What follows belongs to an exercise in optimizing a design on an open flow for small area and a short achievable clock period; a production flow would make more cautious choices.
RTL that was checked went through simulation tests only; none was proved equivalent to the original.
Some runs may be left out. An edit can pass the tests and still lose a function that they never use.
The RTL of run 2 was laid out without a check of its function.

==> design/flow/design.v <==
module mac1
(
	input [31:0] dataa,
	input [31:0] datab,
	input clk, rst,
	output reg [63:0] adder_out
);
	reg  [31:0] dataa_reg, datab_reg;
	reg	 [63:0] old_result;
	wire [63:0] multa;
	assign multa = dataa_reg * datab_reg;
	always @ (adder_out)
	begin
		if (0)
			old_result <= 0;
		else
			old_result <= adder_out;
	end
	always @ (posedge clk or posedge rst)
	begin
		if (rst)
		begin
			dataa_reg <= 0;
			datab_reg <= 0;
			adder_out <= 0;
		end
		else if (1)
		begin
			dataa_reg <= dataa;
			datab_reg <= datab;
			adder_out <= old_result + multa;
		end
	end
endmodule
`timescale 1ns / 1ps
module Array_multiplier(
	input [31:0] dataa1,
	input [31:0] datab1,
	input [31:0] dataa2,
	input [31:0] datab2,
	input [31:0] dataa3,
        input [31:0] datab3,
	input clk, rst,
	output reg [63:0] adder_out1,
	output reg [63:0] adder_out2,
    output reg [63:0] adder_out3,
    output reg [63:0] adder_out4,
        output reg [63:0] adder_out5,
        output reg [63:0] adder_out6,
        output reg [63:0] adder_out7,
        output reg [63:0] adder_out8,
            output reg [63:0] adder_out9
    );
    reg  [31:0] dataa_reg, datab_reg,dataa2_reg, datab2_reg,dataa3_reg, datab3_reg;
    reg  [31:0] dataa_reg1, datab_reg1,dataa2_reg1, datab2_reg1,dataa3_reg1, datab3_reg1;
    reg  [31:0] dataa_reg2, datab_reg2,dataa2_reg2, datab2_reg2,dataa3_reg2, datab3_reg2;
    reg  [31:0] dataa_reg3, datab_reg3,dataa2_reg3, datab2_reg3,dataa3_reg3, datab3_reg3;
            wire [63:0] o1,o2,o3,o4,o5,o6,o7,o8,o9;
    mac1 m1(dataa1,datab1,clk,rst,o1);
     always@(posedge clk or posedge rst)
    if (rst) begin
        dataa_reg<=0; datab_reg<=0; dataa2_reg<=0; datab2_reg<=0; dataa3_reg<=0; datab3_reg<=0;
    end else
    begin
        dataa_reg<=dataa1;
        datab_reg<=datab1;
                              datab2_reg<=datab2; 
                              dataa2_reg<=dataa2;
                                         datab3_reg<=datab3; 
                                         dataa3_reg<=dataa3;        
                             end      
    mac1 m2(dataa_reg,datab2_reg,clk,rst,o2);
       mac1 m4(dataa2_reg,datab_reg,clk,rst,o4);
       always@(posedge clk or posedge rst)
    if (rst) begin
        dataa_reg1<=0; datab_reg1<=0; dataa2_reg1<=0; datab2_reg1<=0; dataa3_reg1<=0; datab3_reg1<=0;
    end else
                            begin
                                datab_reg1<=datab_reg; 
                                dataa_reg1<=dataa_reg;
                                                      datab2_reg1<=datab2_reg; 
                                                      dataa2_reg1<=dataa2_reg;
                                                                 datab3_reg1<=datab3_reg; 
                                                                 dataa3_reg1<=dataa3_reg;         
                            end  
       mac1 m5(dataa2_reg1,datab2_reg1,clk,rst,o5);
       mac1 m3(dataa_reg1,datab3_reg1,clk,rst,o3);
       mac1 m7(dataa3_reg1,datab_reg1,clk,rst,o7);
       always@(posedge clk or posedge rst)
    if (rst) begin
        dataa_reg2<=0; datab_reg2<=0; dataa2_reg2<=0; datab2_reg2<=0; dataa3_reg2<=0; datab3_reg2<=0;
    end else
                            begin
                                datab_reg2<=datab_reg1; 
                                dataa_reg2<=dataa_reg1;
                                                      datab2_reg2<=datab2_reg1; 
                                                      dataa2_reg2<=dataa2_reg1;
                                                                 datab3_reg2<=datab3_reg1; 
                                                                 dataa3_reg2<=dataa3_reg1;         
                            end
      mac1 m8(dataa3_reg2,datab2_reg2,clk,rst,o8);
      mac1 m6(dataa2_reg2,datab3_reg2,clk,rst,o6);
always@(posedge clk or posedge rst)
    if (rst) begin
        dataa_reg3<=0; datab_reg3<=0; dataa2_reg3<=0; datab2_reg3<=0; dataa3_reg3<=0; datab3_reg3<=0;
    end else
                                  begin
                                      datab_reg3<=datab_reg2; 
                                      dataa_reg3<=dataa_reg2;
                                                            datab2_reg3<=datab2_reg2; 
                                                            dataa2_reg3<=dataa2_reg2;
                                                                       datab3_reg3<=datab3_reg2; 
                                                                       dataa3_reg3<=dataa3_reg2;         
                                  end         
      mac1 m9(dataa3_reg3,datab3_reg3,clk,rst,o9);                            
    always@*
    begin
            adder_out1<=o1;
            adder_out2<=o2;
            adder_out3<=o3;
            adder_out4<=o4;
            adder_out5<=o5;
            adder_out6<=o6;
                        adder_out7<=o7;
                        adder_out8<=o8;
                        adder_out9<=o9;
    end           
endmodule
==> design/flow/run.sh <==
#!/bin/bash
# synth_recipe.tcl (not shown) runs the flow's synth.tcl, then flattens the netlist and writes it again
# the make line also repeats each setting of config.mk as NAME=value (left out here)
make -C /OpenROAD-flow-scripts/flow DESIGN_CONFIG=/design/flow/config.mk WORK_HOME=/design/flow/orfs CLKGATE_MAP_FILE= SYNTH_SCRIPT=/design/flow/synth_recipe.tcl finish
==> design/flow/config.mk <==
export PLATFORM = sky130hd
export DESIGN_NAME = Array_multiplier
export DESIGN_NICKNAME = Array_multiplier
export VERILOG_FILES = /design/flow/design.v
export SDC_FILE = /design/flow/constraint.sdc
export NUM_CORES = 8
export LEC_CHECK = 0
export CAP_MARGIN = 20
export CORE_MARGIN = 2
export CORE_UTILIZATION = 45
export SLEW_MARGIN = 20
==> design/flow/constraint.sdc <==
create_clock -name core_clock -period 12.0 [get_ports {clk}]
set_input_delay 2.4000 -clock core_clock [delete_from_list [all_inputs] [get_ports {clk}]]
set_output_delay 2.4000 -clock core_clock [all_outputs]
set_load 0.01 [all_outputs]
run_1/cell_density.png
The die is cut into 22 by 22 equal tiles; black is low, pale yellow is high, 0 to 100% covered.
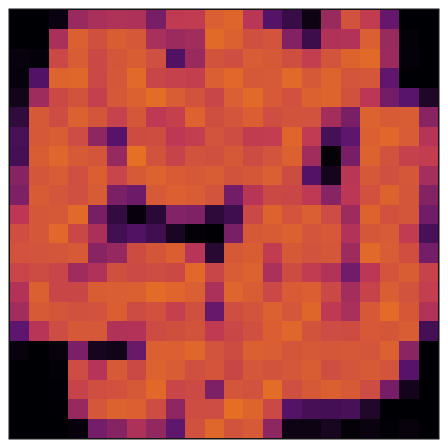
- nearly empty tiles: 8.7%
- fullest tile: 66%
- mean over tiles: 46%

run_1/io_fan.png
The bar under the picture is 200 um long.
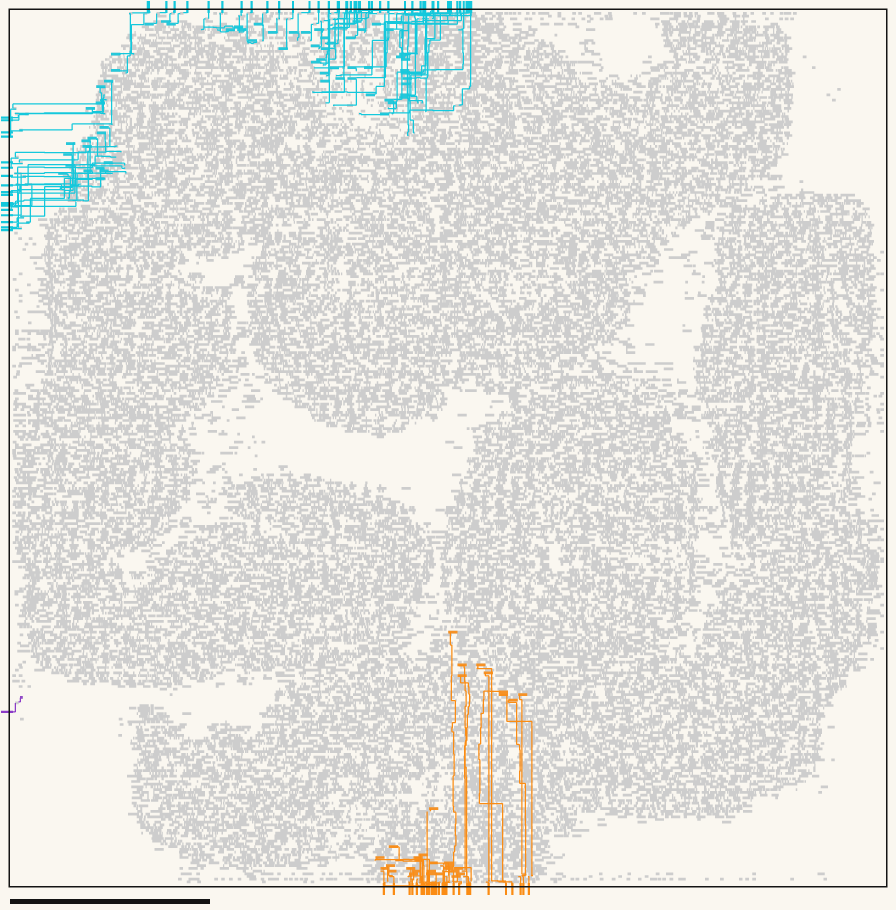
- orange: datab2 (bits 32; direction input; edge bottom; end cells 32; buffers 32; wire 2910 um)
- cyan: adder_out3 (bits 64; direction output; edge 46 top, 18 left; end cells 64; buffers 64; wire 6570 um)
- purple: rst (bits 1; direction input; edge left; end cells 1; buffers 1; wire 19.8 um)

==> notes.md, run 1 <==
Port Buffers=769; WL/cell=23.1 um; layout cell share with drive strength beyond 1=0.0303; GR met3 Demand/Resource=0.0466; Setup crit end kind=flop; first-pass GRT wire length=1670 mm; hold slack=0.336 ns; endpoints failing setup=0; FP Rows=321; clock-pin slew on the worst setup and hold paths=0.06 ns; Worst Hold Class=reg -> reg; top-count cell post-synth=inv_1; CP Buf/Inv Count=6; RSZ-0062 raised after global routing=false; Slew headroom=0.211; largest net degree at the start of global routing=164; TritonCTS Buffers=196; Post-Synthesis Cells=36364; Final WS setup=2.20 ns; Post-Place Cells=46033; post-route antenna net violation count=0; CTS tree=yes; Synth top area share=0.503; Async SR Flop Fraction=1.00; Max Clk Rate=0.102 GHz; EDFF count, synth=0; Slew Limit Fails=0; Die Y=878 um; synthesized area=344000 um2; Fillers=71663; final cell count without fillers=46464; Synth area leaders=fa_1 (50%), inv_1 (11%), dfrtp_1 (9.8%); Syn-to-layout area delta=7.36%; # DRC=0; post-CTS setup buffers=0; final core occ=0.484; cts hold-fix bufs=0; Initial Utilization=0.451; initial antenna violation count=74; DP Worst Slack=2.21 ns; CP required=12.95 ns; gr ovfl total=0; post-layout instance area=369000 um2; minimum clock period=9.80 ns; Worst-Margin Slew=1.18 ns; delay-heaviest family, CP=adder cells; cell repeated most along the worst path=fa_1; Via density=5.21; Die X=878 um; M2 GR Usage=0.473; number of synthesized register bits=1344; crit share post-route=0.817; cts repair resizes=0; HPWL Detailed=851 mm; critical path's slowest cell=dfrtp_1; Final Hold Vio Count=0; final setup TNS=0 ns; die footprint=771000 um2; placed inst area=362000 um2; busiest layer in global routing=met2; Cell variety after synth=94; vias in the first global route=272284; routed wire length=1070 mm; DR iter-0 viols=15920; Layout Skew=0.0592 ns; clk buf depth=4; status=complete, no violations; 1st-pass router iterations=6; Syn Area/Cell=9.45 um2; max_cap viols=0; CTS Sinks=1344; Top FF cell, synth=dfrtp_1; Seq/Total Area, Yosys=0.0979; critical path launch point type=flop; cell type with the highest aggregate area in the netlist=fa_1; Commonest cells post-synth=inv_1 (9692), fa_1 (8631), nand2_1 (5438), and2_1 (4103), ha_1 (2187); Setup Crit Path Kind=reg -> reg; Net count, final=47070; routability cong.=0.925; CORE AREA=763000 um2; worst endpoint data arrival time=10.75 ns; Max FO, Critical Path=20; Syn Nets=47376; CTS root buf=clkbuf_16; delay of the slowest critical-path stage=1.12 ns; synth warn=2; CTS H-tree depth=4; # IOs=770; Clock Latency Late Sink=1.04 ns; GRT Total Usage=0.286
run_1/layer_met1.png
The bar under the picture is 200 um long. Supply wires on this layer in gray. Cells faint in the background.
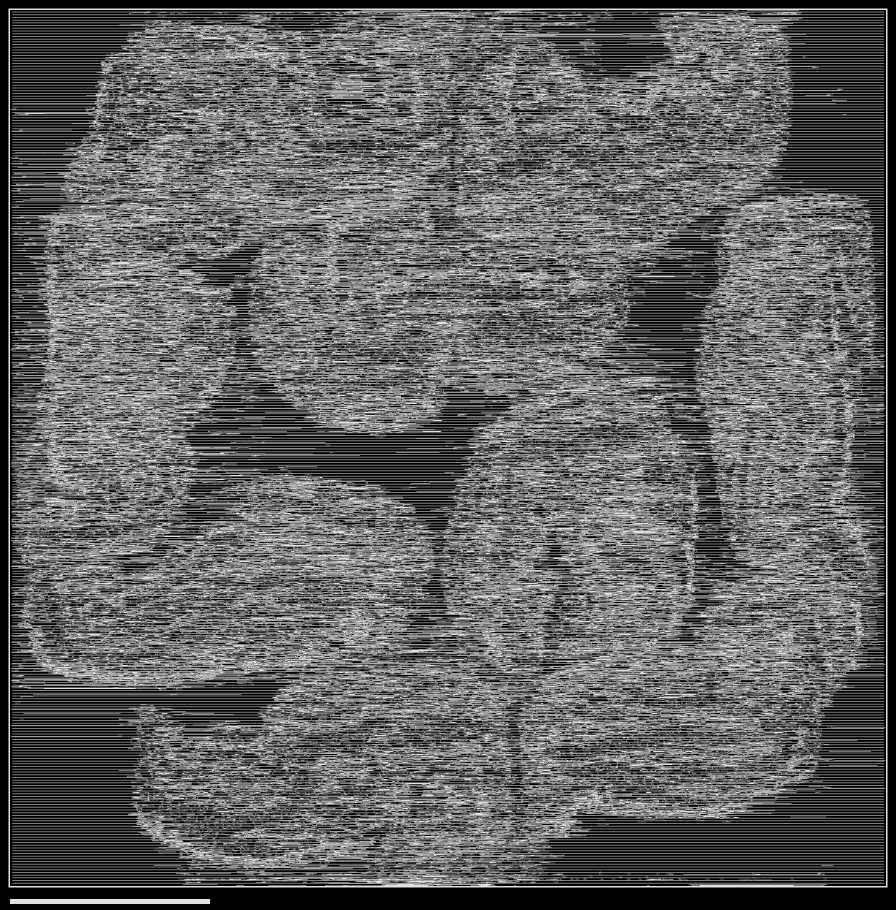
- share of all routed wire: 39%
- nets with wire on the layer: 42584
- main direction: horizontal
met1 GRT Util: 0.365
DR vias: 242296

-- run 1: worst register-to-register path, delay by kind of cell (launching register included) --
family	cells	cell delay, ns
adders and majority gates	9	4.16
xor gates and xnor gates	1	0.16
buffers and inverters	6	0.74
DFF	1	1.12
AOI/OAI and AO/OA	7	2.65
and+or+nand+nor	5	0.95
-- run 1: kinds of logic after synthesis --
group / after synthesis / synth area share
buf+inv: 11584 / 0.127
compound gates: 1708 / 0.0320
flops: 1344 / 0.0979
xor+xnor: 563 / 0.0143
fa+ha+maj: 10818 / 0.582
simple gates: 10347 / 0.147
-- run 1: metal layers --
layer	up-vias	share of wire
met2	8587	0.48
met1	129222	0.39
li1	102430	-
met5	-	0.000068
met4	12	0.067
met3	2045	0.069
-- run 1: final timing paths --
kind | start | to | slack (ns) | cells after the start
worst max-delay path | m3.dataa_reg[9] | m3.adder_out[60] | 2.20 | 28
worst min-delay path | dataa3_reg[8] | dataa3_reg1[8] | 0.34 | 0
worst max register to register | m3.dataa_reg[9] | m3.adder_out[60] | 2.20 | 28
worst min register to register | dataa3_reg[8] | dataa3_reg1[8] | 0.34 | 0
max in group asynchronous | rst | m6.datab_reg[30] | 7.59 | 5
min in group asynchronous | rst | m7.datab_reg[27] | 1.82 | 2
-- run 1: area by class of cell --
type / instances / area, um2 / area share
clock inverter: 129 / 1740 / 0.00470
timing repair buffer: 1388 / 12500 / 0.0338
antenna: 64 / 160 / 0.000434
clock buffer: 237 / 5320 / 0.0144
multi-input combinational: 23436 / 266000 / 0.722
inverter: 9692 / 36400 / 0.0986
tap: 10174 / 12700 / 0.0345
sequential: 1344 / 33700 / 0.0913
-- run 1: placed cells by master, fill, tap and decap left out, types with 288 or more instances in the layout --
cell | synthesis | layout
a21o_1 | 347 | 347
and2_1 | 4103 | 4103
ha_1 | 2187 | 2187
clkdlybuf4s50_1 | 0 | 769
nand2_1 | 5438 | 5438
fa_1 | 8631 | 8631
dfrtp_1 | 1344 | 1292
a21oi_1 | 556 | 556
buf_4 | 1 | 609
xnor2_1 | 364 | 364
o21ai_0 | 288 | 288
inv_1 | 9692 | 9691
==> run 2: too many edits to list; what changed since run 1 <==
design/flow/design.v: 128 -> 1931 lines; modules unchanged: 0
  fa: new, 4 lines
  ha: new, 4 lines
  mac1: edited, 34 -> 1814 lines
  Array_multiplier: edited, 93 -> 109 lines
==> module fa as of run 2 <==
module fa (input a, input b, input ci, output s, output co);
  assign s = a ^ b ^ ci;
  assign co = (a & b) | (a & ci) | (b & ci);
endmodule
==> module Array_multiplier as of run 2 <==
module Array_multiplier (
  input [31:0] dataa1,
  input [31:0] datab1,
  input [31:0] dataa2,
  input [31:0] datab2,
  input [31:0] dataa3,
  input [31:0] datab3,
  input clk, rst,
  output [63:0] adder_out1,
  output [63:0] adder_out2,
  output [63:0] adder_out3,
  output [63:0] adder_out4,
  output [63:0] adder_out5,
  output [63:0] adder_out6,
  output [63:0] adder_out7,
  output [63:0] adder_out8,
  output [63:0] adder_out9
);
  function [48:0] benc(input [31:0] x);
    integer i;
    reg b1, b0, bm;
    begin
      for (i = 0; i < 16; i = i + 1) begin
        b1 = x[2*i+1];
        b0 = x[2*i];
        bm = (i == 0) ? 1'b0 : x[2*i-1];
        benc[3*i] = b1;
        benc[3*i+1] = b0 ^ bm;
        benc[3*i+2] = (b1 & ~b0 & ~bm) | (~b1 & b0 & bm);
      end
      benc[48] = x[31];
    end
  endfunction
  reg [31:0] a1_d1;
  reg [31:0] a1_d2;
  reg [31:0] a1_d3;
  reg [31:0] a2_d1;
  reg [31:0] a2_d2;
  reg [31:0] a2_d3;
  reg [31:0] a2_d4;
  reg [31:0] a3_d1;
  reg [31:0] a3_d2;
  reg [31:0] a3_d3;
  reg [31:0] a3_d4;
  reg [31:0] a3_d5;
  reg [48:0] b1_d1;
  reg [48:0] b1_d2;
  reg [48:0] b1_d3;
  reg [48:0] b2_d1;
  reg [48:0] b2_d2;
  reg [48:0] b2_d3;
  reg [48:0] b2_d4;
  reg [48:0] b3_d1;
  reg [48:0] b3_d2;
  reg [48:0] b3_d3;
  reg [48:0] b3_d4;
  reg [48:0] b3_d5;
  always @(posedge clk) begin
      a1_d1 <= dataa1;
      a1_d2 <= a1_d1;
      a1_d3 <= a1_d2;
      a2_d1 <= dataa2;
      a2_d2 <= a2_d1;
      a2_d3 <= a2_d2;
      a2_d4 <= a2_d3;
      a3_d1 <= dataa3;
      a3_d2 <= a3_d1;
      a3_d3 <= a3_d2;
      a3_d4 <= a3_d3;
      a3_d5 <= a3_d4;
    end
  always @(posedge clk or posedge rst)
    if (rst) begin
      b1_d1 <= 49'd0;
      b1_d2 <= 49'd0;
      b1_d3 <= 49'd0;
      b2_d1 <= 49'd0;
      b2_d2 <= 49'd0;
      b2_d3 <= 49'd0;
      b2_d4 <= 49'd0;
      b3_d1 <= 49'd0;
      b3_d2 <= 49'd0;
      b3_d3 <= 49'd0;
      b3_d4 <= 49'd0;
      b3_d5 <= 49'd0;
    end else begin
      b1_d1 <= benc(datab1);
      b1_d2 <= b1_d1;
      b1_d3 <= b1_d2;
      b2_d1 <= benc(datab2);
      b2_d2 <= b2_d1;
      b2_d3 <= b2_d2;
      b2_d4 <= b2_d3;
      b3_d1 <= benc(datab3);
      b3_d2 <= b3_d1;
      b3_d3 <= b3_d2;
      b3_d4 <= b3_d3;
      b3_d5 <= b3_d4;
    end
  mac1 m11 (.clk(clk), .rst(rst), .a(a1_d1), .be(b1_d1), .out(adder_out1));
  mac1 m12 (.clk(clk), .rst(rst), .a(a1_d2), .be(b2_d2), .out(adder_out2));
  mac1 m13 (.clk(clk), .rst(rst), .a(a1_d3), .be(b3_d3), .out(adder_out3));
  mac1 m21 (.clk(clk), .rst(rst), .a(a2_d2), .be(b1_d2), .out(adder_out4));
  mac1 m22 (.clk(clk), .rst(rst), .a(a2_d3), .be(b2_d3), .out(adder_out5));
  mac1 m23 (.clk(clk), .rst(rst), .a(a2_d4), .be(b3_d4), .out(adder_out6));
  mac1 m31 (.clk(clk), .rst(rst), .a(a3_d3), .be(b1_d3), .out(adder_out7));
  mac1 m32 (.clk(clk), .rst(rst), .a(a3_d4), .be(b2_d4), .out(adder_out8));
  mac1 m33 (.clk(clk), .rst(rst), .a(a3_d5), .be(b3_d5), .out(adder_out9));
endmodule
==> module ha as of run 2 <==
module ha (input a, input b, output s, output co);
  assign s = a ^ b;
  assign co = a & b;
endmodule
--- a/design/flow/config.mk
+++ b/design/flow/config.mk
@@ -8,4 +8,6 @@
 export CAP_MARGIN = 20
 export CORE_MARGIN = 2
-export CORE_UTILIZATION = 45
+export CORE_UTILIZATION = 50
+export SETUP_SLACK_MARGIN = 5
 export SLEW_MARGIN = 20
+export SYNTH_HIERARCHICAL = 1
run_2/cell_density.png
The die is cut into 37 by 37 equal tiles; black is low, pale yellow is high, 0 to 100% covered.
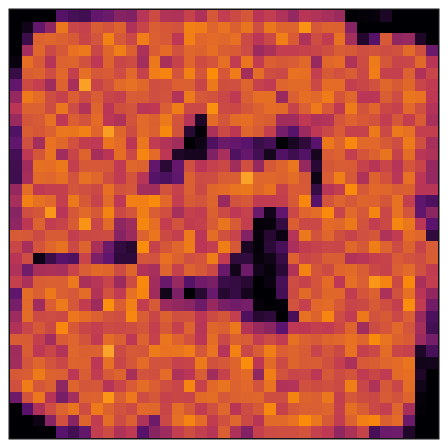
final core occ: 0.540
Initial Utilization: 0.502

==> notes.md, run 2 <==
layout cell share with drive strength beyond 1=0.0593; CP required=9.60 ns; crit share post-route=0.578; cell type with the highest aggregate area in the netlist=fa_1; CTS tree=yes; synthesized area=264000 um2; routability cong.=0.923; Synth top area share=0.372; Slew Limit Fails=0; Final Hold Vio Count=0; Syn Area/Cell=10.9 um2; Synth area leaders=fa_1 (37%), xnor2_1 (18%), a22oi_1 (13%); Layout Skew=0.102 ns; CTS Sinks=1599; number of synthesized register bits=1599; Hold Path Stages=0; sequential cell area=38300 um2; Commonest cells post-synth=xnor2_1 (5409), fa_1 (4905), a22oi_1 (4464), clkbuf_1 (2340), dfrtp_1 (1215); GRT Total Usage=0.385; Clock Latency Late Sink=1.04 ns; critical path launch point type=flop; Cell variety after synth=51; CTS root buf=clkbuf_16; Reg2Reg Depth=15; Setup crit end kind=output pin; TritonCTS Buffers=214; hold slack=0.323 ns; minimum clock period=6.94 ns; largest net degree at the start of global routing=165; CTS H-tree depth=4; Top FF cell, synth=dfrtp_1; post-route antenna net violation count=0; DP Worst Slack=5.49 ns; CORE AREA=525000 um2; # DRC=0; Max Clk Rate=0.144 GHz; final setup TNS=0 ns; worst reg2reg setup slack=5.71 ns; first-pass GRT wire length=1520 mm; Final WS setup=5.06 ns; clock-pin slew on the worst setup and hold paths=0.06 ns; max_cap viols=0; Die Y=730 um; Async SR Flop Fraction=0.760; FP Rows=266; DR iter-0 viols=25880; die footprint=533000 um2; Syn-to-layout area delta=7.51%; RR Startpoint=b3_d5[45]; Max FO, Critical Path=5; gr ovfl total=0; cts hold-fix bufs=0; endpoints failing setup=0; initial antenna violation count=61; Die X=730 um; top-count cell post-synth=xnor2_1; status=complete, no violations; commonest cells after routing, fill and taps aside=xnor2_1 (5402), fa_1 (4905), a22oi_1 (4464); Seq/Total Area, Yosys=0.144; most common cell after layout, fill and taps aside=xnor2_1; Syn Nets=30408; 1st-pass router iterations=9; worst endpoint data arrival time=4.54 ns; Fillers=46031; vias in the first global route=225017; EDFF count, synth=0; Net count, final=29424; DR vias=206260; HPWL Detailed=650 mm; Via density=6.78; footprint of the multi-input gates=213000 um2; Worst Hold End=a2_d2[31]; WL/cell=33.9 um; RR Endpoint=m33.acc[46]; Post-Synthesis Cells=24220
run_2/io_fan.png
The bar under the picture is 200 um long.
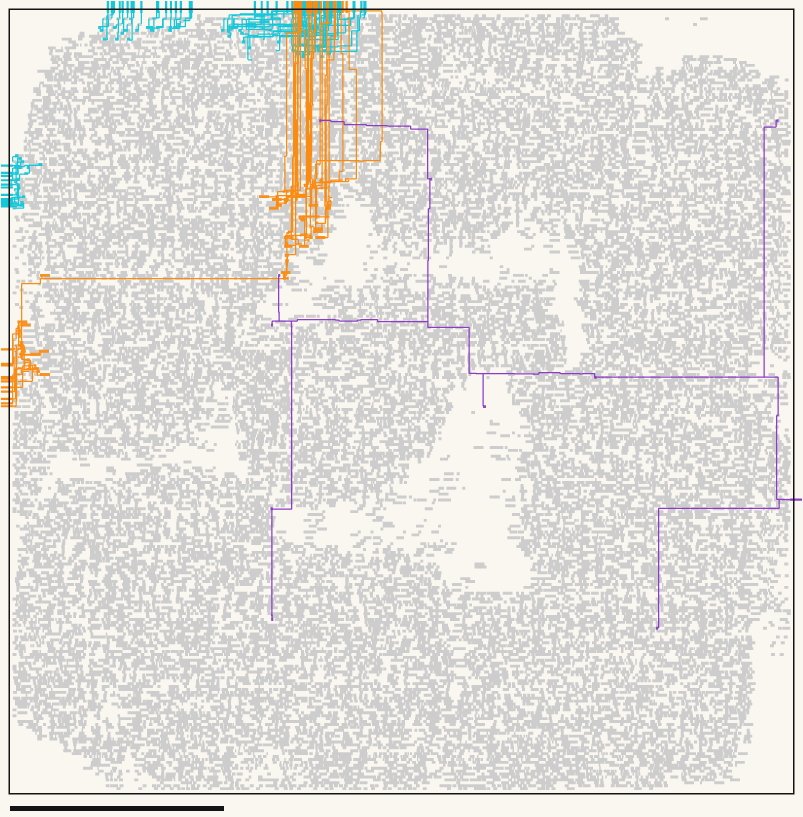
# IOs: 770
Port Buffers: 769

[run 2: cell count changes after synthesis, moves of 1098 or more]
cell | previous run | this run
xnor2_1 | 364 | 5409
inv_1 | 9692 | 667
fa_1 | 8631 | 4905
and2_1 | 4103 | 252
a22oi_1 | 5 | 4464
nand2_1 | 5438 | 649
ha_1 | 2187 | 1089
[run 2: layer usage]
layer | vias up | GRT usage | wire (um)
met2 | 15957 | 0.582 | 453000
li1 | 80079 | - | -
met5 | - | 0 | 170
met1 | 106406 | 0.496 | 376000
met3 | 3790 | 0.123 | 138000
met4 | 28 | 0.198 | 63600
[run 2: final cells by class]
class                           instances  share of cell area
Multi-Input combinational cell      19245               0.752
Sequential cell                      1599               0.135
Timing Repair Buffer                 1509              0.0468
Tap cell                             6968              0.0307
Clock buffer                          281              0.0213
Inverter                              667             0.00889
Clock inverter                        122             0.00531
Antenna cell                           31            0.000274
[run 2: through the flow]
step / std cells / cell area, um2
6_report: 30422 / 284000
5_1_grt: 30411 / 284000
4_1_cts: 30389 / 283000
3_5_place_dp: 29986 / 276000
3_3_place_gp: 29986 / 276000
2_1_floorplan: 24220 / 264000
[run 2: worst max-delay path, stage by stage (launching register included)]
cell,delay [ns]
dfrtp_1,0.41
ha_1,0.32
and3_1,0.23
a41oi_2,0.32
o31a_1,0.53
o31ai_1,0.65
nand4_1,0.24
xnor2_1,0.25
clkdlybuf4s50_1,0.57
[run 2: modules after synthesis, one instance, submodules excluded]
module            copies in the design  cells inside
Array_multiplier                     1          1144
fa                                4833             1
ha                                 342             1
mac1                                 9          1989
[run 2: cell families after synthesis]
logic type / after synthesis / synth area share
XOR/XNOR: 5706 / 0.189
flip-flops: 1599 / 0.144
buffers and inverters: 3376 / 0.0492
AO/OA/AOI/OAI: 5544 / 0.155
AND/OR/NAND/NOR: 2001 / 0.0385
adder cells (fa/ha/maj): 5994 / 0.424
[run 2: timing repair]
item | CTS | global route
setup buffers | 0 | 2
pin swaps | 0 | 6
endpoints found under the setup margin | 55 | 37
gates resized for setup | 33 | 22

==> what the ideal ports hide <==
In the flow no input, the clock included, has a driving cell. The finished layouts below were timed again as built, in two steps.
Step 1, drivers: a clkbuf_16 drives clk and a buf_2 each remaining input, both assumed.
Step 2 adds t to the input delays and takes it off the output delays; t is the mean of the earliest and latest rising clock arrival at the registers after step 1. Input paths then give back, and output paths get back, about the clock's delay inside the block.
Slacks: ideal / step 1 / step 2; pairs: ideal / step 1.
| run | shift t [ns] | setup slack, ns | clock arrival spread, ns | slew at the worst register clock pin (ns) |
|---|---|---|---|---|
| run 1 | 1.171 | 2.197 / 2.197 / 2.197 | 0.066 / 0.067 | 0.08 / 0.08 |
| run 2 | 1.133 | 5.063 / 4.915 / 5.713 | 0.105 / 0.105 | 0.08 / 0.08 |
After both steps setup and hold are still met in every run listed.
